Background: an optimization exercise with open tools, aiming at small area. Do not read the settings as production practice. Where RTL was checked, it was by simulation tests only, not by an equivalence proof against the original. Not every run is shown, and edits may drop behaviour that the tests do not exercise. No functional check of the RTL was part of run 2. Power and IR drop assume default switching activity.

==> design/flow/design.v <==
module seg7 (
    input logic [3:0] idat,
    output logic [6:0] odat
);
    always_comb begin
        case (idat)
            4'h0: odat = 7'b1000000;
            4'h1: odat = 7'b1111001;
            4'h2: odat = 7'b0100100;
            4'h3: odat = 7'b0110000;
            4'h4: odat = 7'b0011001;
            4'h5: odat = 7'b0010010;
            4'h6: odat = 7'b0000010;
            4'h7: odat = 7'b1011000;
            4'h8: odat = 7'b0000000;
            4'h9: odat = 7'b0010000;
            4'ha: odat = 7'b0001000;
            4'hb: odat = 7'b0000011;
            4'hc: odat = 7'b1000110;
            4'hd: odat = 7'b0100001;
            4'he: odat = 7'b0000110;
            4'hf: odat = 7'b0001110;
            default: odat = 7'b1111111;
        endcase
    end
endmodule
module buttons_decoder (
    input logic [15:0] pad_buttons,
    output logic [6:0] hex_left,
    output logic [6:0] hex_right,
    output logic [3:0] leds
);
    assign hex_left = {
        pad_buttons[4],      
        pad_buttons[10],     
        pad_buttons[7],      
        pad_buttons[6],      
        pad_buttons[5],      
        1'b1,
        pad_buttons[8]       
    };
    assign hex_right = {
        pad_buttons[12],     
        1'b1,
        pad_buttons[15],     
        pad_buttons[14],     
        pad_buttons[13],     
        pad_buttons[11],     
        pad_buttons[9]       
    };
    assign leds = ~{
        pad_buttons[1],      
        pad_buttons[2],      
        pad_buttons[0],      
        pad_buttons[3]       
    };
endmodule
module pad_driver (
    input  logic clk,                    
    input  logic reset,
    input  logic analog_mode,            
    input  logic vibrate_sub,            
    input  logic [7:0] vibrate,          
    input  logic dat,
    output logic cmd,
    output logic n_sel,
    output logic sclk,
    input  logic n_ack,
    output logic pad_connect,            
    output logic [15:0] pad_buttons,     
    output logic [7:0] pad_right_hori,   
    output logic [7:0] pad_right_vert,   
    output logic [7:0] pad_left_hori,    
    output logic [7:0] pad_left_vert     
);
    localparam logic [12:0] CTR_MAX = 13'd7999;
    logic [12:0] ctr;  
    logic [7:0] dat8;
    logic [7:0] cmd8;
    logic [3:0] byte_length;
    assign n_sel = (ctr[12:10] != 3'd0);
    always_ff @(posedge clk) begin
        if (reset) begin
            ctr <= 13'd0;
        end else begin
            ctr <= (ctr == CTR_MAX) ? 13'd0 : (ctr + 13'd1); 
        end
    end
    logic com_time;
    assign com_time = (~n_sel) & (ctr[5:4] == 2'b10) & (ctr[9:6] < byte_length);
    assign sclk = ~(ctr[0] & com_time);
    always_ff @(posedge clk) begin
        if (reset) begin
            dat8 <= 8'h0;
            cmd <= 1'b0;
        end else if (com_time) begin
            if (ctr[0]) begin
                dat8[ctr[3:1]] <= dat;
            end else begin
                cmd <= cmd8[ctr[3:1]];
            end
        end
    end
    logic [2:0] state;
    logic [7:0] id;
    logic id_incorrect, analog_mode_now, mode_change;
    assign pad_connect = (state != 3'h0);
    assign id_incorrect = ~((id == 8'h41) | (id == 8'h73));
    assign analog_mode_now = (id == 8'h73);
    assign mode_change = analog_mode ^ analog_mode_now;
    always_ff @(posedge clk) begin
        if (reset) begin
            state <= 3'h0;
        end else if (ctr == CTR_MAX) begin
            case (state)
                3'h0: state <= id_incorrect ? 3'h0 : 3'h1;
                3'h5: state <= (id_incorrect | mode_change) ? 3'h0 : 3'h5;
                default: state <= state + 3'h1;
            endcase
        end
    end
    always_comb begin
        case (state)
            3'h0: byte_length = 4'h5;
            3'h1: byte_length = analog_mode_now ? 4'h9 : 4'h5;
            3'h2: byte_length = 4'h9;
            3'h3: byte_length = 4'h9;
            3'h4: byte_length = 4'h9;
            3'h5: byte_length = analog_mode_now ? 4'h9 : 4'h5;
            default: byte_length = 4'h0;
        endcase
    end
    always_comb begin
        casez ({state, ctr[9:6]})
            7'h?0: cmd8 = 8'h01;
            7'h01: cmd8 = 8'h42;  
            7'h11: cmd8 = 8'h43;  
            7'h13: cmd8 = 8'h01;
            7'h21: cmd8 = 8'h44;  
            7'h23: cmd8 = {7'h0, analog_mode};
            7'h24: cmd8 = 8'h03;  
            7'h31: cmd8 = 8'h4d;  
            7'h34: cmd8 = 8'h01;
            7'h35: cmd8 = 8'hff;
            7'h36: cmd8 = 8'hff;
            7'h37: cmd8 = 8'hff;
            7'h38: cmd8 = 8'hff;
            7'h41: cmd8 = 8'h43;  
            7'h51: cmd8 = 8'h42;  
            7'h53: cmd8 = {7'h0, vibrate_sub};
            7'h54: cmd8 = vibrate;
            default: cmd8 = 8'h0;
        endcase
    end
    always_ff @(posedge clk) begin
        if (reset) begin
            id <= 8'h0;
            pad_buttons <= 16'hffff;
            pad_right_hori <= 8'h80;
            pad_right_vert <= 8'h80;
            pad_left_hori <= 8'h80;
            pad_left_vert <= 8'h80;
        end else if ((~n_sel) & (ctr[5:0] == 6'h3f)) begin
            case ({state, ctr[9:6]})
                7'h01: id <= dat8;
                7'h51: id <= dat8;
                7'h53: pad_buttons[7:0] <= dat8;
                7'h54: pad_buttons[15:8] <= dat8;
                7'h55: if (analog_mode_now) pad_right_hori <= dat8;
                7'h56: if (analog_mode_now) pad_right_vert <= dat8;
                7'h57: if (analog_mode_now) pad_left_hori <= dat8;
                7'h58: if (analog_mode_now) pad_left_vert <= dat8;
                default: ;
            endcase
        end else if (ctr == CTR_MAX) begin
            if (id_incorrect) begin
                pad_buttons <= 16'hffff;
                pad_right_hori <= 8'h80;
                pad_right_vert <= 8'h80;
                pad_left_hori <= 8'h80;
                pad_left_vert <= 8'h80;
            end else if (~analog_mode_now) begin
                pad_right_hori <= 8'h80;
                pad_right_vert <= 8'h80;
                pad_left_hori <= 8'h80;
                pad_left_vert <= 8'h80;
            end
        end
    end
endmodule
module dualshock_top (
    input logic clk,
    input logic n_reset,
    input logic dat,
    output logic cmd,
    output logic n_sel,
    output logic sclk,
    input logic n_ack,
    input logic n_vibrate_sub_on,
    input logic n_vibrate_on,
    input logic [7:0] vibrate,
    input logic analog_mode,
    input logic check_left_stick,
    output logic [6:0] hex0,
    output logic [6:0] hex1,
    output logic [6:0] hex2,
    output logic [6:0] hex3,
    output logic [6:0] hex4,
    output logic [6:0] hex5,
    output logic [9:0] led
);
    logic [15:0] pad_buttons;
    logic [7:0] pad_right_hori, pad_right_vert, pad_left_hori, pad_left_vert;
    logic pad_connect;
    assign led[9:4] =
        {pad_connect, ~n_vibrate_on, ~n_vibrate_sub_on, 3'h0};
    pad_driver pad_driver(
        .clk(clk),
        .reset(~n_reset),
        .analog_mode,
        .vibrate_sub(~n_vibrate_sub_on),
        .vibrate(n_vibrate_on ? 8'h0 : vibrate),
        .dat,
        .cmd,
        .n_sel,
        .sclk,
        .n_ack,
        .pad_connect,
        .pad_buttons,
        .pad_right_hori,
        .pad_right_vert,
        .pad_left_hori,
        .pad_left_vert
    );
    buttons_decoder buttons_decoder(
        .pad_buttons,
        .hex_left(hex1),
        .hex_right(hex0),
        .leds(led[3:0])
    );
    seg7 seg7_2(
        .idat(check_left_stick ? pad_left_hori[3:0] : pad_right_hori[3:0]),
        .odat(hex2)
    );
    seg7 seg7_3(
        .idat(check_left_stick ? pad_left_hori[7:4] : pad_right_hori[7:4]),
        .odat(hex3)
    );
    seg7 seg7_4(
        .idat(check_left_stick ? pad_left_vert[3:0] : pad_right_vert[3:0]),
        .odat(hex4)
    );
    seg7 seg7_5(
        .idat(check_left_stick ? pad_left_vert[7:4] : pad_right_vert[7:4]),
        .odat(hex5)
    );
endmodule
==> design/flow/run.sh <==
#!/bin/bash
# synth_recipe.tcl (not shown) runs the flow's synth.tcl, then flattens the netlist and writes it again
# the make line also repeats each setting of config.mk as NAME=value (left out here)
make -C /OpenROAD-flow-scripts/flow DESIGN_CONFIG=/design/flow/config.mk WORK_HOME=/design/flow/orfs CLKGATE_MAP_FILE= SYNTH_SCRIPT=/design/flow/synth_recipe.tcl finish
==> design/flow/config.mk <==
export PLATFORM = sky130hd
export DESIGN_NAME = dualshock_top
export DESIGN_NICKNAME = dualshock_top
export VERILOG_FILES = /design/flow/design.v
export SDC_FILE = /design/flow/constraint.sdc
export NUM_CORES = 4
export LEC_CHECK = 0
export CAP_MARGIN = 20
export CORE_MARGIN = 2
export CORE_UTILIZATION = 40
export SLEW_MARGIN = 20
==> design/flow/constraint.sdc <==
create_clock -name core_clock -period 10.0 [get_ports {clk}]
set_input_delay 2.0000 -clock core_clock [delete_from_list [all_inputs] [get_ports {clk}]]
set_output_delay 2.0000 -clock core_clock [all_outputs]
set_load 0.01 [all_outputs]
==> flow_summary_export.csv, run 1 <==
group,metric,value,unit
clock_tree,cts.clk_slew.worst_paths,60,ps
synthesis,synthFlopType,"dfxtp_1",
synthesis,synth_area_leaders,"dfxtp_1, mux2i_1, ha_1",
routing,routedWlPerCell,14.4,µm
floorplan,die_h,119,µm
final_layout,most-common-layout-cells,"mux2i_1, dfxtp_1, nand2_1",
power_and_ir_drop,switching_share,21.6,%
synthesis,postSynth.asyncResetShare,0,%
power_and_ir_drop,pg_seq,0.327,mW
global_route,grt_max_degree,74,
setup_path,worstSetupStartpointType,"primary input",
final_layout,area_growth,17.1,%
power_and_ir_drop,ir_drop,0.0776,mV
global_route,grt_pass1_vias,4014,
floorplan,die_w,119,µm
placement,hpwl,8.41,mm
global_route,busiest_layer,"met2",
power_and_ir_drop,power-top-group,"the clock network",
synthesis,yosysTopAreaCell,"dfxtp_1",
sta,post-route-period-util,65.5,%
synthesis,synthMuxAreaShare,17.9,%
placement,dp_worst_setup_slack,3430,ps
sta,drv_slew,0,
routing,highest_layer,"met4",
synthesis,synthXorXnorAreaFrac,2.14,%
synthesis,synth_edf_count,0,
setup_path,crit_end,"hex5[3]",
power_and_ir_drop,p_comb_share,4.4,%
final_layout,multi_input_area_share,53.3,%
clock_tree,clockBufferDepth,2,
setup_path,critical_path_class,"in2out",
final_layout,largest_class,"multi-input combinational cells",
clock_tree,cts_tree,"yes",
global_route,grt-ovfl-total,0,
global_route,antenna_found_initial,0,
setup_path,path_max_fanout,20,
setup_path,critPathBufInv,3,
final_layout,clockBufferCount,12,
final_layout,largest_reg_flops,16,
sta,fmax,153,MHz
synthesis,netlist_area,5320,µm²
final_layout,num-nonclk-inverters,31,
routing,routed_via_density,5.27,
placement,post_dp_cell_area,5920,µm²
run_status,outcome,"finished clean",
routing,drt_first_pass_iters,4,
setup_path,r2r_slack,6320,ps
power_and_ir_drop,p_sw,0.152,mW
synthesis,synth-adder-area-share,8.23,%
final_layout,fin_nets,683,
synthesis,yosysSeqAreaShare,30.5,%
final_layout,multi_input_gates,444,
setup_path,arrival,4550,ps
power_and_ir_drop,leakage,2.65,nW
synthesis,synth_top_family_by_area,"simple AND/OR/NAND/NOR gates",
routing,route.detailed.drc,0,
sta,rsz0062_at_grt,"false",
setup_path,crit_family,"buffers and inverters",
synthesis,synth_most_common_cell,"mux2i_1",
sta,tns,0,ps
final_layout,stdcell_count,812,
power_and_ir_drop,finalPower,0.704,mW
synthesis,synth_compound_area_share,12.0,%
final_layout,drive_gt1_share,8.02,%
placement,gp_congestion,0.831,
routing,via_count,4277,
setup_path,crit_chain,"buf_2 > mux2i_1 > inv_1 > ha_1 > mux4_2 > clkdlybuf4s50_1",
hold_path,hp-start,"pad_driver.pad_right_vert[7]",
floorplan,ioPinCount,71,
final_layout,fin_area,6230,µm²
hold_path,hold_depth,2,
synthesis,synthCells,602,
sta,setup_slack,3450,ps
final_layout,clk_share,5.04,%
placement,io_buffer_count,64,
floorplan,core,13100,µm²
final_layout,top_regs,"pad_driver.pad_buttons (16), pad_driver.ctr (13)",
routing,wl_met1,5.51,mm
setup_path,reg2reg_from,"pad_driver.state[2]",
clock_tree,postCtsSetupRepairBufs,0,
routing,route.met3.wl,445,µm
routing,drtIter0Drc,238,
synthesis,synth_simple_gate_area_share,21.8,%
synthesis,ys_ff_latch,81,
floorplan,taps,176,
final_layout,regMostFlops,"pad_driver.pad_buttons",
synthesis,ys_types,60,
power_and_ir_drop,p_seq_share,46.5,%
placement,dp_cells,797,
setup_path,cpPeakStageDelay,650,ps
clock_tree,cts_made_buffers,9,
clock_tree,h-tree-depth,3,
synthesis,syn_area_per_cell,8.84,µm²
clock_tree,cts_sinks,81,
power_and_ir_drop,power_density,113,nW/µm²
final_layout,buffer_area_share,10.2,%
clock_tree,clk_latency,340,ps
floorplan,start_util,40.5,%
sta,max_slew_margin,31.8,%
setup_path,crit_required,8000,ps
power_and_ir_drop,clk-power,0.346,mW
final_layout,ff_latch_area,1620,µm²
hold_path,hold_class,"reg2reg",
clock_tree,root_buffer,"clkbuf_16",
sta,tightest_slew,994,ps
floorplan,dieArea,14200,µm²
hold_path,hold-path-endpoint,"pad_driver.pad_right_vert[7]",
setup_path,crit_slowest_cell,"mux2i_1",
clock_tree,cts_resized,0,
sta,setup_viol,0,
flow_run,cap_violations,0,
final_layout,multiInputGateArea,3320,µm²
routing,routed-wl-met2,5.55,mm
setup_path,end_kind,"primary output",
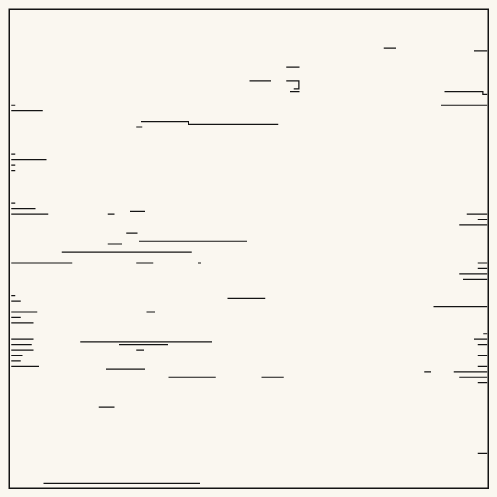
Fig. 1. Met3 routing (run 1).
Drawn at 4 px/µm.
wire length on this layer: 445 µm
main direction: horizontal
longest straight run: 38.9 µm
wirelength, routed: 11.7 mm
GR Util met3: 2.87%

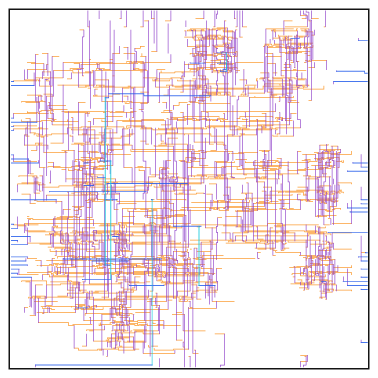
Fig. 2. Metal layers overlaid (run 1).
Drawn at 3 px/µm.
| color | layer | wire length |
|---|---|---|
| purple | met2 | 5550 µm |
| cyan | met4 | 176 µm |
| blue | met3 | 445 µm |
| orange | met1 | 5510 µm |

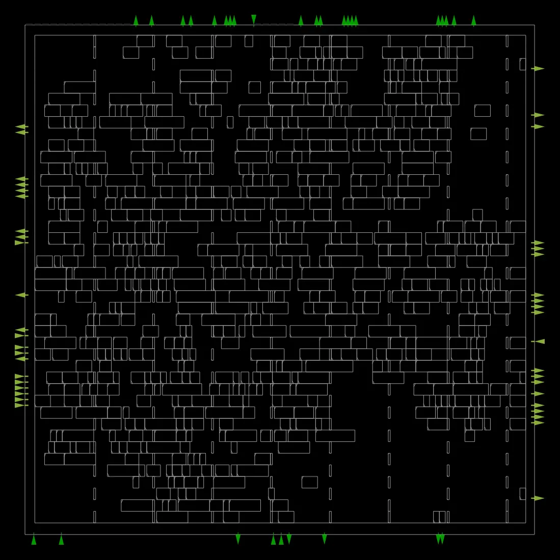
Fig. 3. Cell placement (run 1).
sequential share of cell area: 26.0%
number of sequential cells: 81
Fillers: 1266
Final Util: 47.4%
Site Rows: 42

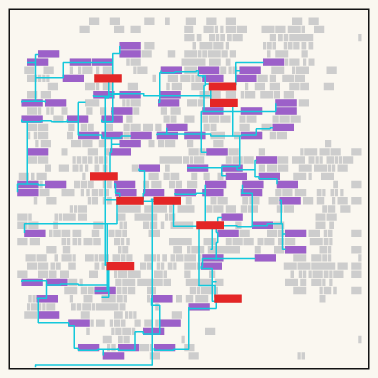
Fig. 4. Clock network drawn from the DEF (run 1).
Drawn at 3 px/µm.
[purple] flip-flops | count: 81
[cyan] clock wires | length: 1130 µm
[red] cells driving clock nets | count: 9
flops lie: all over the die
routed clock nets: 10

## Run 2: files that changed since run 1, shown whole
removed: design/flow/run.sh
==> design/flow/design.v <==
module seg7 (
    input logic [3:0] idat,
    output logic [6:0] odat
);
    always_comb begin
        case (idat)
            4'h0: odat = 7'b1000000;
            4'h1: odat = 7'b1111001;
            4'h2: odat = 7'b0100100;
            4'h3: odat = 7'b0110000;
            4'h4: odat = 7'b0011001;
            4'h5: odat = 7'b0010010;
            4'h6: odat = 7'b0000010;
            4'h7: odat = 7'b1011000;
            4'h8: odat = 7'b0000000;
            4'h9: odat = 7'b0010000;
            4'ha: odat = 7'b0001000;
            4'hb: odat = 7'b0000011;
            4'hc: odat = 7'b1000110;
            4'hd: odat = 7'b0100001;
            4'he: odat = 7'b0000110;
            4'hf: odat = 7'b0001110;
            default: odat = 7'b1111111;
        endcase
    end
endmodule
module buttons_decoder (
    input logic [15:0] pad_buttons,
    output logic [6:0] hex_left,
    output logic [6:0] hex_right,
    output logic [3:0] leds
);
    assign hex_left = {
        pad_buttons[4],      
        pad_buttons[10],     
        pad_buttons[7],      
        pad_buttons[6],      
        pad_buttons[5],      
        1'b1,
        pad_buttons[8]       
    };
    assign hex_right = {
        pad_buttons[12],     
        1'b1,
        pad_buttons[15],     
        pad_buttons[14],     
        pad_buttons[13],     
        pad_buttons[11],     
        pad_buttons[9]       
    };
    assign leds = ~{
        pad_buttons[1],      
        pad_buttons[2],      
        pad_buttons[0],      
        pad_buttons[3]       
    };
endmodule
module pad_driver (
    input  logic clk,
    input  logic reset,
    input  logic analog_mode,
    input  logic vibrate_sub,
    input  logic [7:0] vibrate,
    input  logic dat,
    output logic cmd,
    output logic n_sel,
    output logic sclk,
    input  logic n_ack,
    output logic pad_connect,
    output logic [15:0] pad_buttons,
    output logic [7:0] pad_right_hori,
    output logic [7:0] pad_right_vert,
    output logic [7:0] pad_left_hori,
    output logic [7:0] pad_left_vert
);
    logic [12:0] ctr;
    logic [3:0] byte_idx;
    logic slot_end, frame_end;
    assign byte_idx = ctr[9:6];
    assign slot_end = &ctr[5:0];
    assign frame_end = slot_end & (&ctr[12:8]);
    assign n_sel = |ctr[12:10];
    always_ff @(posedge clk) begin
        if (reset | frame_end) begin
            ctr <= 13'd0;
        end else begin
            ctr <= ctr + 13'd1;
        end
    end
    logic [2:0] state;
    logic id41, id73;
    logic id_incorrect, mode_change;
    assign pad_connect = (state != 3'h0);
    assign id_incorrect = ~(id41 | id73);
    assign mode_change = analog_mode ^ id73;
    logic long_frame, com_time, window;
    assign long_frame = (state == 3'h2) | (state == 3'h3) | (state == 3'h4) | id73 & ((state == 3'h1) | (state == 3'h5));
    assign window = (ctr[5:4] == 2'b10);
    assign com_time = ~n_sel & window & (long_frame ? (byte_idx < 4'd9) : (byte_idx < 4'd5));
    assign sclk = ~(ctr[0] & com_time);
    logic [7:0] dat8;
    always_ff @(posedge clk) begin
        if (window & ctr[0]) dat8 <= {dat, dat8[7:1]};
    end
    logic [7:0] cmd8;
    always_comb begin
        casez ({state, byte_idx})
            7'h?0: cmd8 = 8'h01;
            7'h01: cmd8 = 8'h42;
            7'h11: cmd8 = 8'h43;
            7'h13: cmd8 = 8'h01;
            7'h21: cmd8 = 8'h44;
            7'h23: cmd8 = {7'h0, analog_mode};
            7'h24: cmd8 = 8'h03;
            7'h31: cmd8 = 8'h4d;
            7'h34: cmd8 = 8'h01;
            7'h35: cmd8 = 8'hff;
            7'h36: cmd8 = 8'hff;
            7'h37: cmd8 = 8'hff;
            7'h38: cmd8 = 8'hff;
            7'h41: cmd8 = 8'h43;
            7'h51: cmd8 = 8'h42;
            7'h53: cmd8 = {7'h0, vibrate_sub};
            7'h54: cmd8 = vibrate;
            default: cmd8 = 8'h0;
        endcase
    end
    always_ff @(posedge clk) begin
        if (reset) cmd <= 1'b0;
        else if (com_time & ~ctr[0]) cmd <= cmd8[ctr[3:1]];
    end
    always_ff @(posedge clk) begin
        if (reset) begin
            state <= 3'h0;
        end else if (frame_end) begin
            case (state)
                3'h0: state <= id_incorrect ? 3'h0 : 3'h1;
                3'h5: state <= (id_incorrect | mode_change) ? 3'h0 : 3'h5;
                default: state <= state + 3'h1;
            endcase
        end
    end
    logic st;
    assign st = ~n_sel & slot_end;
    always_ff @(posedge clk) begin
        if (reset) begin
            id41 <= 1'b0;
            id73 <= 1'b0;
        end else if (st & (byte_idx == 4'h1) & ((state == 3'h0) | (state == 3'h5))) begin
            id41 <= (dat8 == 8'h41);
            id73 <= (dat8 == 8'h73);
        end
    end
    logic btn_clr, stk_clr, ld5;
    logic [7:0] btn_d, stk_d;
    assign btn_clr = reset | frame_end & id_incorrect;
    assign stk_clr = reset | frame_end & ~id73;
    assign ld5 = st & (state == 3'h5);
    assign btn_d = btn_clr ? 8'hff : dat8;
    assign stk_d = stk_clr ? 8'h80 : dat8;
    always_ff @(posedge clk) begin
        if (btn_clr | ld5 & (byte_idx == 4'h3)) pad_buttons[7:0] <= btn_d;
        if (btn_clr | ld5 & (byte_idx == 4'h4)) pad_buttons[15:8] <= btn_d;
        if (stk_clr | ld5 & id73 & (byte_idx == 4'h5)) pad_right_hori <= stk_d;
        if (stk_clr | ld5 & id73 & (byte_idx == 4'h6)) pad_right_vert <= stk_d;
        if (stk_clr | ld5 & id73 & (byte_idx == 4'h7)) pad_left_hori <= stk_d;
        if (stk_clr | ld5 & id73 & (byte_idx == 4'h8)) pad_left_vert <= stk_d;
    end
endmodule
module dualshock_top (
    input logic clk,
    input logic n_reset,
    input logic dat,
    output logic cmd,
    output logic n_sel,
    output logic sclk,
    input logic n_ack,
    input logic n_vibrate_sub_on,
    input logic n_vibrate_on,
    input logic [7:0] vibrate,
    input logic analog_mode,
    input logic check_left_stick,
    output logic [6:0] hex0,
    output logic [6:0] hex1,
    output logic [6:0] hex2,
    output logic [6:0] hex3,
    output logic [6:0] hex4,
    output logic [6:0] hex5,
    output logic [9:0] led
);
    logic [15:0] pad_buttons;
    logic [7:0] pad_right_hori, pad_right_vert, pad_left_hori, pad_left_vert;
    logic pad_connect;
    assign led[9:4] =
        {pad_connect, ~n_vibrate_on, ~n_vibrate_sub_on, 3'h0};
    pad_driver pad_driver(
        .clk(clk),
        .reset(~n_reset),
        .analog_mode,
        .vibrate_sub(~n_vibrate_sub_on),
        .vibrate(n_vibrate_on ? 8'h0 : vibrate),
        .dat,
        .cmd,
        .n_sel,
        .sclk,
        .n_ack,
        .pad_connect,
        .pad_buttons,
        .pad_right_hori,
        .pad_right_vert,
        .pad_left_hori,
        .pad_left_vert
    );
    buttons_decoder buttons_decoder(
        .pad_buttons,
        .hex_left(hex1),
        .hex_right(hex0),
        .leds(led[3:0])
    );
    seg7 seg7_2(
        .idat(check_left_stick ? pad_left_hori[3:0] : pad_right_hori[3:0]),
        .odat(hex2)
    );
    seg7 seg7_3(
        .idat(check_left_stick ? pad_left_hori[7:4] : pad_right_hori[7:4]),
        .odat(hex3)
    );
    seg7 seg7_4(
        .idat(check_left_stick ? pad_left_vert[3:0] : pad_right_vert[3:0]),
        .odat(hex4)
    );
    seg7 seg7_5(
        .idat(check_left_stick ? pad_left_vert[7:4] : pad_right_vert[7:4]),
        .odat(hex5)
    );
endmodule
==> design/flow/flow/run.sh <==
#!/bin/bash
# Layout flow: the standard ORFS flow, with
#  - synthesis run by the same scripts, but with ABC's area script replaced by flow/area.abc
#    and without the half/full adder extraction (registers are unchanged: ABC runs after
#    flip-flop mapping),
#  - the smallest buffer cell for the port buffers,
#  - a small clock tree.
set -euo pipefail
HERE=$(pwd)
RES=$HERE/orfs/results/$FLOW_PLATFORM/dualshock_top/base
mkdir -p $HERE/synth_scripts
cp -r $FLOW_HOME/scripts/. $HERE/synth_scripts/
cp $HERE/flow/area.abc $HERE/synth_scripts/abc_area.script

bash standard.sh SCRIPTS_DIR=$HERE/synth_scripts ABC_AREA=1 ADDER_MAP_FILE= synth > $HERE/synth.log 2>&1

CTS="-buf_list sky130_fd_sc_hd__clkbuf_4 -root_buf sky130_fd_sc_hd__clkbuf_4 -sink_clustering_enable -sink_clustering_size 30 -sink_clustering_max_diameter 100 -dont_use_dummy_load -repair_clock_nets"
bash standard.sh "BUFFER_PORTS_ARGS=-buffer_cell sky130_fd_sc_hd__buf_1" "CTS_ARGS=$CTS" finish > $HERE/layout.log 2>&1
==> design/flow/flow/area.abc <==
strash
dch
map -a
&get -n
&st
&dch
&nf -R 1000
&put
topo
==> design/flow/standard.sh <==
#!/bin/bash
# synth_recipe.tcl (not shown) runs the flow's synth.tcl, then flattens the netlist and writes it again
# the make line also repeats each setting of config.mk as NAME=value (left out here)
make -C /OpenROAD-flow-scripts/flow DESIGN_CONFIG=/design/flow/config.mk WORK_HOME=/design/flow/orfs CLKGATE_MAP_FILE= SYNTH_SCRIPT=/design/flow/synth_recipe.tcl "${@:-finish}"
==> design/flow/config.mk <==
export PLATFORM = sky130hd
export DESIGN_NAME = dualshock_top
export DESIGN_NICKNAME = dualshock_top
export VERILOG_FILES = /design/flow/design.v
export SDC_FILE = /design/flow/constraint.sdc
export NUM_CORES = 4
export LEC_CHECK = 0
export ABC_AREA = 1
export CAP_MARGIN = 20
export CORE_MARGIN = 2
export CORE_UTILIZATION = 40
export SLEW_MARGIN = 20
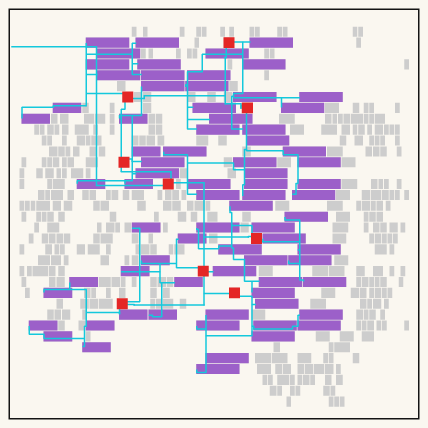
Fig. 5. Clock network drawn from the DEF (run 2).
Drawn at 4 px/µm.
[purple] flip-flops | count: 75
[cyan] clock wires | length: 818 µm
[red] cells driving clock nets | count: 9
routed clock nets: 10

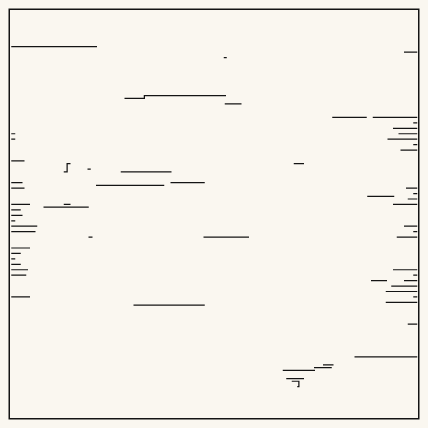
Fig. 6. Met3 routing (run 2).
Drawn at 4 px/µm.
longest straight run: 21.2 µm
wire length on this layer: 333 µm
wirelength, routed: 7.58 mm
GR Util met3: 3.15%
Vias: 2979

==> flow_summary_export.csv, run 2 <==
group,metric,value,unit
final_layout,area_growth,9.22,%
power_and_ir_drop,power-top-group,"sequential cells",
power_and_ir_drop,clk-power,0.127,mW
power_and_ir_drop,power_density,129,nW/µm²
final_layout,ff_latch_area,2060,µm²
clock_tree,clk_latency,400,ps
global_route,grt-ovfl-total,0,
synthesis,synth-adder-area-share,0,%
placement,dp_cells,558,
power_and_ir_drop,leakage,1.44,nW
setup_path,cpPeakStageDelay,610,ps
synthesis,postSynth.asyncResetShare,0,%
final_layout,clk_share,1.61,%
setup_path,arrival,3930,ps
setup_path,path_max_fanout,28,
global_route,grt_max_degree,29,
clock_tree,clockBufferDepth,2,
sta,post-route-period-util,59.3,%
final_layout,seq_area_share,49.2,%
power_and_ir_drop,finalPower,0.540,mW
hold_path,hold_class,"reg2reg",
synthesis,yosysSeqAreaShare,53.7,%
placement,post_dp_cell_area,4130,µm²
floorplan,start_util,41.4,%
final_layout,multiInputGateArea,1610,µm²
final_layout,stdcell_count,567,
synthesis,yosysTopAreaCell,"edfxtp_1",
floorplan,core,9280,µm²
final_layout,drive_gt1_share,2.74,%
global_route,busiest_layer,"met2",
synthesis,synth_most_common_cell,"edfxtp_1",
synthesis,synth_area_leaders,"edfxtp_1, dfxtp_1, mux2i_1",
clock_tree,cts_tree,"yes",
power_and_ir_drop,p_seq_share,63.9,%
global_route,grt_pass1_vias,2687,
run_status,outcome,"finished clean",
final_layout,seq_cells,75,
floorplan,ioPinCount,71,
sta,setup_viol,0,
floorplan,dieArea,10400,µm²
final_layout,fin_nets,456,
placement,dp_worst_setup_slack,4050,ps
clock_tree,postCtsSetupRepairBufs,0,
routing,drtIter0Drc,138,
routing,route.detailed.drc,0,
synthesis,synthCells,379,
routing,wl_met1,3.54,mm
clock_tree,h-tree-depth,3,
setup_path,critPathBufInv,2,
synthesis,ys_types,42,
floorplan,rows,35,
sta,fmax,169,MHz
synthesis,synth_edf_count,56,
floorplan,die_h,102,µm
sta,drv_slew,0,
power_and_ir_drop,switching_share,24.7,%
routing,drt_first_pass_iters,4,
setup_path,critical_path_class,"in2out",
placement,gp_congestion,0.840,
routing,route.met3.wl,333,µm
final_layout,most-common-layout-cells,"buf_1, edfxtp_1, nand2_1",
synthesis,synth_simple_gate_area_share,18.8,%
hold_path,hold-path-endpoint,"pad_driver.dat8[2]",
sta,rsz0062_at_grt,"false",
placement,io_buffer_count,64,
final_layout,fillers,909,
power_and_ir_drop,p_sw,0.134,mW
power_and_ir_drop,pg_seq,0.345,mW
setup_path,reg2reg_from,"pad_driver.ctr[1]",
final_layout,top_regs,"pad_driver.pad_buttons (16), pad_driver.ctr (13)",
hold_path,hp-start,"pad_driver.dat8[3]",
setup_path,crit_family,"buffers and inverters",
floorplan,die_w,102,µm
final_layout,largest_reg_flops,16,
clock_tree,cts_made_buffers,9,
synthesis,synthXorXnorAreaFrac,0.228,%
synthesis,synthFlopType,"edfxtp_1",

==> what the ideal ports hide <==
No port has a modelled driver above. Below, the same layouts with a new extraction and two added sets of constraints. Step 1, drivers: a clkbuf_16 drives clk and a buf_2 each remaining input, both assumed. Step 2 also shifts input and output timing later by t, the mid clock arrival at the registers, as if the neighbouring blocks saw the same clock. Three values: no drivers, after step 1, after step 2; two values: the first two.
run	t, ns	slack for setup (ns)	hold WS [ns]
run 1	0.371	3.449 / 3.419 / 3.419	0.470 / 0.470 / 0.470
run 2	0.409	4.072 / 4.044 / 4.044	0.488 / 0.488 / 0.488
After both steps every run listed still meets setup and hold. The setup slack of run 1, which loses most, moves by -0.030 ns with the drivers and by -0.030 ns with both steps.
